What follows belongs to an exercise in optimizing a design on an open flow for small area and a short achievable clock period; a production flow would make more cautious choices.
Only simulation tests tie the RTL to the original design; equivalence was not proved.
Power figures rest on the tool's default switching activity, not on a simulated workload.

File: design/flow/config.mk
export PLATFORM = sky130hd
export DESIGN_NAME = Multiplier32
export DESIGN_NICKNAME = Multiplier32
export VERILOG_FILES = /design/flow/design.v
export SDC_FILE = /design/flow/constraint.sdc
export NUM_CORES = 4
export LEC_CHECK = 0
export CAP_MARGIN = 20
export CORE_MARGIN = 2
export CORE_UTILIZATION = 40
export SLEW_MARGIN = 20
File: design/flow/constraint.sdc
create_clock -name core_clock -period 6.5 [get_ports {clk}]
set_input_delay 1.3000 -clock core_clock [delete_from_list [all_inputs] [get_ports {clk}]]
set_output_delay 1.3000 -clock core_clock [all_outputs]
set_load 0.01 [all_outputs]
File: design/flow/design.v
`timescale 1ns / 1ps
module Multiplier(
  input clk,
  input reset,
  input [15:0]A,
  input [3:0]B,
  output reg [31:0]outProduct
);
  reg [31:0] temp1;
  reg [31:0] temp2;
  reg [31:0] temp3;
  reg [31:0] temp4;
  reg [31:0] X1_add;
  reg [31:0] X2_add;
  always @ (posedge clk or posedge reset)
  begin
    if(reset)
      begin
        temp1 <= 32'b0;
        temp2 <= 32'b0;
        temp3 <= 32'b0;
        temp4 <= 32'b0;    
        X1_add <= 32'b0;
        X2_add <= 32'b0; 
        outProduct <= 32'b0; 
      end 
    else
        begin
            temp1 <= B[0] ? {16'b0,A} : 32'b0;
            temp2 <= B[1] ? {15'b0,A,1'b0} : 32'b0; 
            temp3 <= B[2] ? {14'b0,A,2'b0} : 32'b0;
            temp4 <= B[3] ? {13'b0,A,3'b0} : 32'b0;
            X1_add <= temp1 + temp2;
            X2_add <= temp3 + temp4;
            outProduct <= X1_add + X2_add;
         end
    end   
endmodule
`timescale 1ns / 1ps
module Multiplier32(
 input clk,
 input reset,
 input [15:0]A,
 input [15:0]B,
 output [31:0]outProduct
    );
 wire [31:0]outP1;
 wire [31:0]outP2;
 wire [31:0]outP3;
 wire [31:0]outP4;
 wire [31:0]outPA1;
 wire [31:0]outPA2;
  Multiplier Xn1(clk,reset,A[15:0],B[3:0],outP1[31:0]);
  Multiplier Xn2(clk,reset,A[15:0],B[7:4],outP2[31:0]);
  Multiplier Xn3(clk,reset,A[15:0],B[11:8],outP3[31:0]);  
  Multiplier Xn4(clk,reset,A[15:0],B[15:12],outP4[31:0]); 
  assign outPA1 = outP1 +(outP2 <<4); 
  assign outPA2 = (outP3 << 8) +(outP4 << 12);   
  assign outProduct = outPA1 + outPA2;   
endmodule
File: design/flow/run.sh
#!/bin/bash
# synth_recipe.tcl (not shown) runs the flow's synth.tcl, then flattens the netlist and writes it again
# the make line also repeats each setting of config.mk as NAME=value (left out here)
make -C /OpenROAD-flow-scripts/flow DESIGN_CONFIG=/design/flow/config.mk WORK_HOME=/design/flow/orfs CLKGATE_MAP_FILE= SYNTH_SCRIPT=/design/flow/synth_recipe.tcl finish
==> summary.txt <==
Status = timing/DRC/antenna clean
PD cells = 473 nW/um^2
Initial Util = 40.6%
First-pass GRT wire length = 84000 um
Slew headroom = 38.1%
Worst Path Class, Setup = flip-flop to output port
TritonCTS buffer count = 52
Multi-Input Combinational = 1544
Initial DRC Count = 728
DRC = 0
Seq/total area = 43.3%
HPWL Detailed = 38000 um
Post-synth top cells = dfrtp_1 (483), and2_1 (263), ha_1 (233), inv_1 (164), xnor2_1 (135)
Internal power = 0.00838 W
Nets = 2621
Post-synth top area cell = dfrtp_1
Sequential area share after synthesis = 49.2%
Post CTS Setup Buffer Count = 0
CTS tree = built
Seq pwr = 0.00354 W
Top FF cell, synth = dfrtp_1
Top flop regs = Xn1.outProduct: 21 flops, Xn2.outProduct: 21 flops, Xn3.outProduct: 21 flops
Hold crit path type = flip-flop to flip-flop
Utilization after layout = 46.0%
Tot Pwr = 0.0132 W
Hold Slack = 0.347 ns
Worst Reg2Reg Path Length in Cells = 10
Crit path cell chain = inv_1, fa_1, inv_1, fa_1, ha_1, o21a_1, o21ai_1, o32a_1, a21boi_0, o2111a_1, o22ai_1, xnor2_1, clkdlybuf4s50_1
Top post-synthesis cells by area = dfrtp_1 (49%), ha_1 (12%), and2_1 (6.7%), xnor2_1 (4.8%), fa_1 (3.2%)
Yosys top cell area share = 49.2%
WP buf/inv = 3
Post-synth ARST share = 100%
Hold path start = Xn2.temp1[0]
Worst-Skew Late Latency = 0.59 ns
Number of diodes = 6
FF+latch area = 12100 um^2
Comb power frac = 50.3%
Tcrit/Tclk final = 89.6%
FILL cells = 5486
Synth unique cells = 65
Clock Power = 0.00302 W
Clock buffers = 64
Unrepaired setup endpoints after global routing = false
Fin cells = 3140
Peak supply drop = 451 uV
Synth warnings = 1
CP top delay family = compound AO/OA/AOI/OAI gates
Clock Skews = 0.0142 ns
## routing by layer
layer | up-vias | share of wire, % | GRT usage (%)
met3 | 76 | 3.6 | 2.45
met5 | - | 0 | 0
met4 | 0 | 2.0 | 4.24
li1 | 7789 | - | -
met1 | 7676 | 47 | 22.8
met2 | 238 | 47 | 28.2
## cells by family after synthesis
logic type                 after synthesis
and+or+nand+nor                        652
DFF                                    483
AOI/OAI and AO/OA                      446
adders and majority gates              272
buffers and inverters                  207
xor gates and xnor gates               169
muxes                                    5
## cells in the final DEF (no fill, tap or decap), drive strengths merged, types with 24 or more instances in the layout
cell type | synthesis | routed
and2 | 263 | 263
xor2 | 34 | 34
fa | 39 | 39
nor3 | 37 | 37
and3 | 24 | 24
nor2b | 39 | 39
nor2 | 125 | 125
inv | 164 | 165
clkbuf | 36 | 64
dfrtp | 483 | 483
a21o | 43 | 43
a31oi | 24 | 24
o21a | 44 | 44
nand2 | 70 | 70
xnor2 | 135 | 135
clkdlybuf4s50 | 0 | 65
nand3 | 41 | 41
ha | 233 | 233
a21oi | 118 | 118
o21ai | 84 | 84
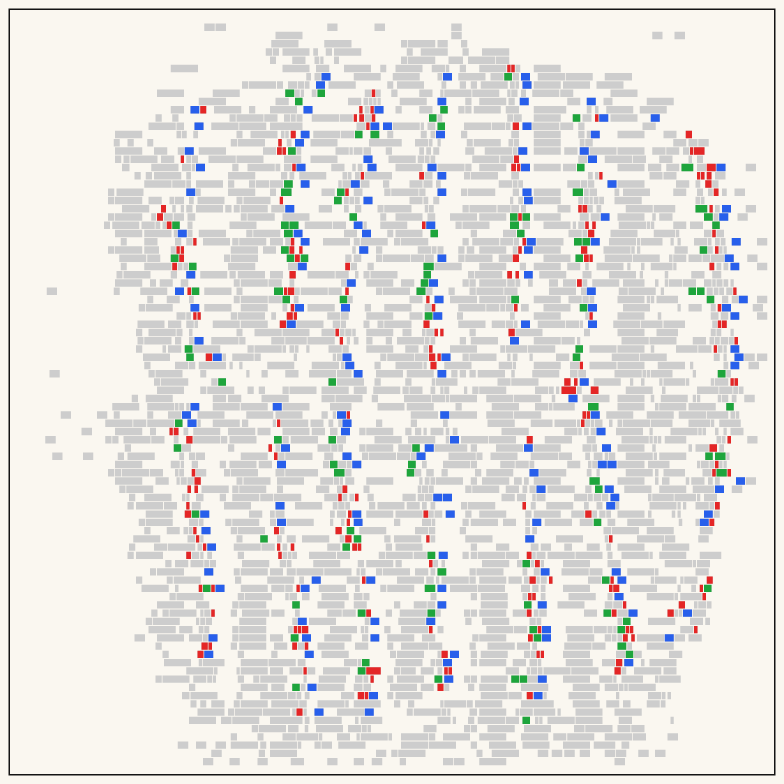
**Above:** gate families picked out.
| colour | family | cells | most used |
|---|---|---|---|
| red | nor cells | 208 | nor2_1 |
| blue | xor and xnor cells | 169 | xnor2_1 |
| green | non-inverting ao/oa cells | 109 | o21a_1 |

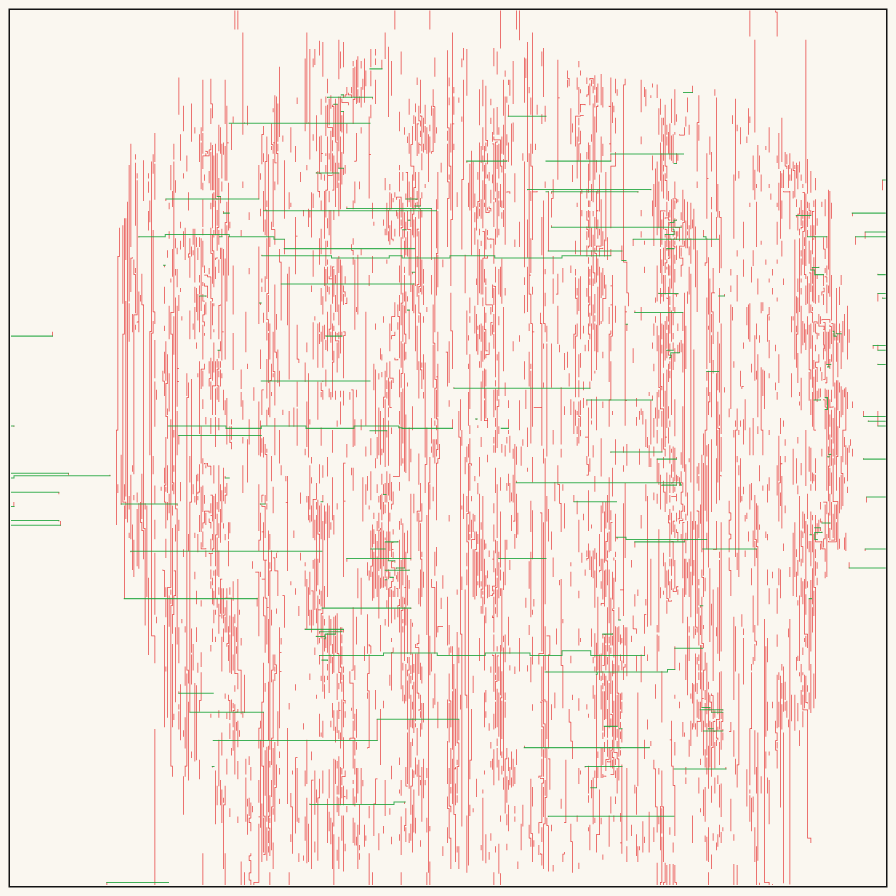
**Above:** signal wires by layer.
Two of the layers only.
| colour | layer | wire length |
|---|---|---|
| red | M2 | 24.3 mm |
| green | M3 | 1860 um |
GRT Total Usage: 16.8%
routed via count: 15.8k
final WL: 51400 um
Avg WL per Cell: 16.4 um

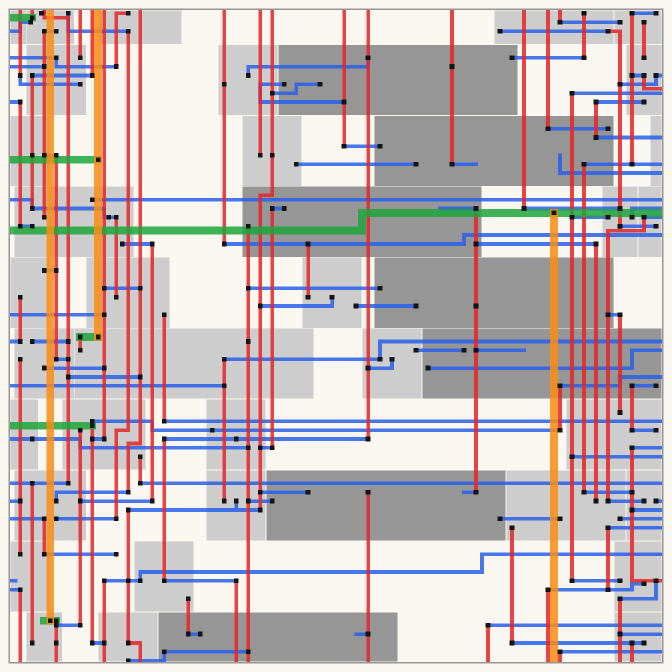
**Above:** close-up of the layout.
Window x 113 to 138, y 164 to 189 um. Cells in grey, sequential cells in the stronger grey; small squares are vias.
| colour | layer |
|---|---|
| orange | M4 |
| green | M3 |
| red | M2 |
| blue | M1 |
sequential cells in the window: 7
most frequent: and2_1 (8), dfrtp_1 (7), xnor2_1 (3)
cells with their middle in the window: 32
netlist names of flops here include: Xn3.temp2 (4), Xn3.temp1 (3)

-- separate check: timing with driven ports --
In the flow no input, the clock included, has a driving cell. The finished layout below was timed again as built, in two steps.
Step 1: set_driving_cell puts a clkbuf_16 on clk and a buf_2 on each other input, an assumption about the parent block.
Step 2 moves the port delays by t, midway between the first and last clock arrival at a register: inputs arrive t later, outputs are due t later. That takes back most of the time a late clock gives input paths.
a / b / c = ideal ports / drivers / drivers and shift; a / b = the first two.
t (ns): 0.643
setup WS [ns]: 0.674 / 0.612 / 1.254
worst data-port slew with drivers (ns): 0.04
After both steps setup and hold are still met in this run. For this run, drivers alone change the setup slack by -0.062 ns; drivers and shift together by +0.580 ns.
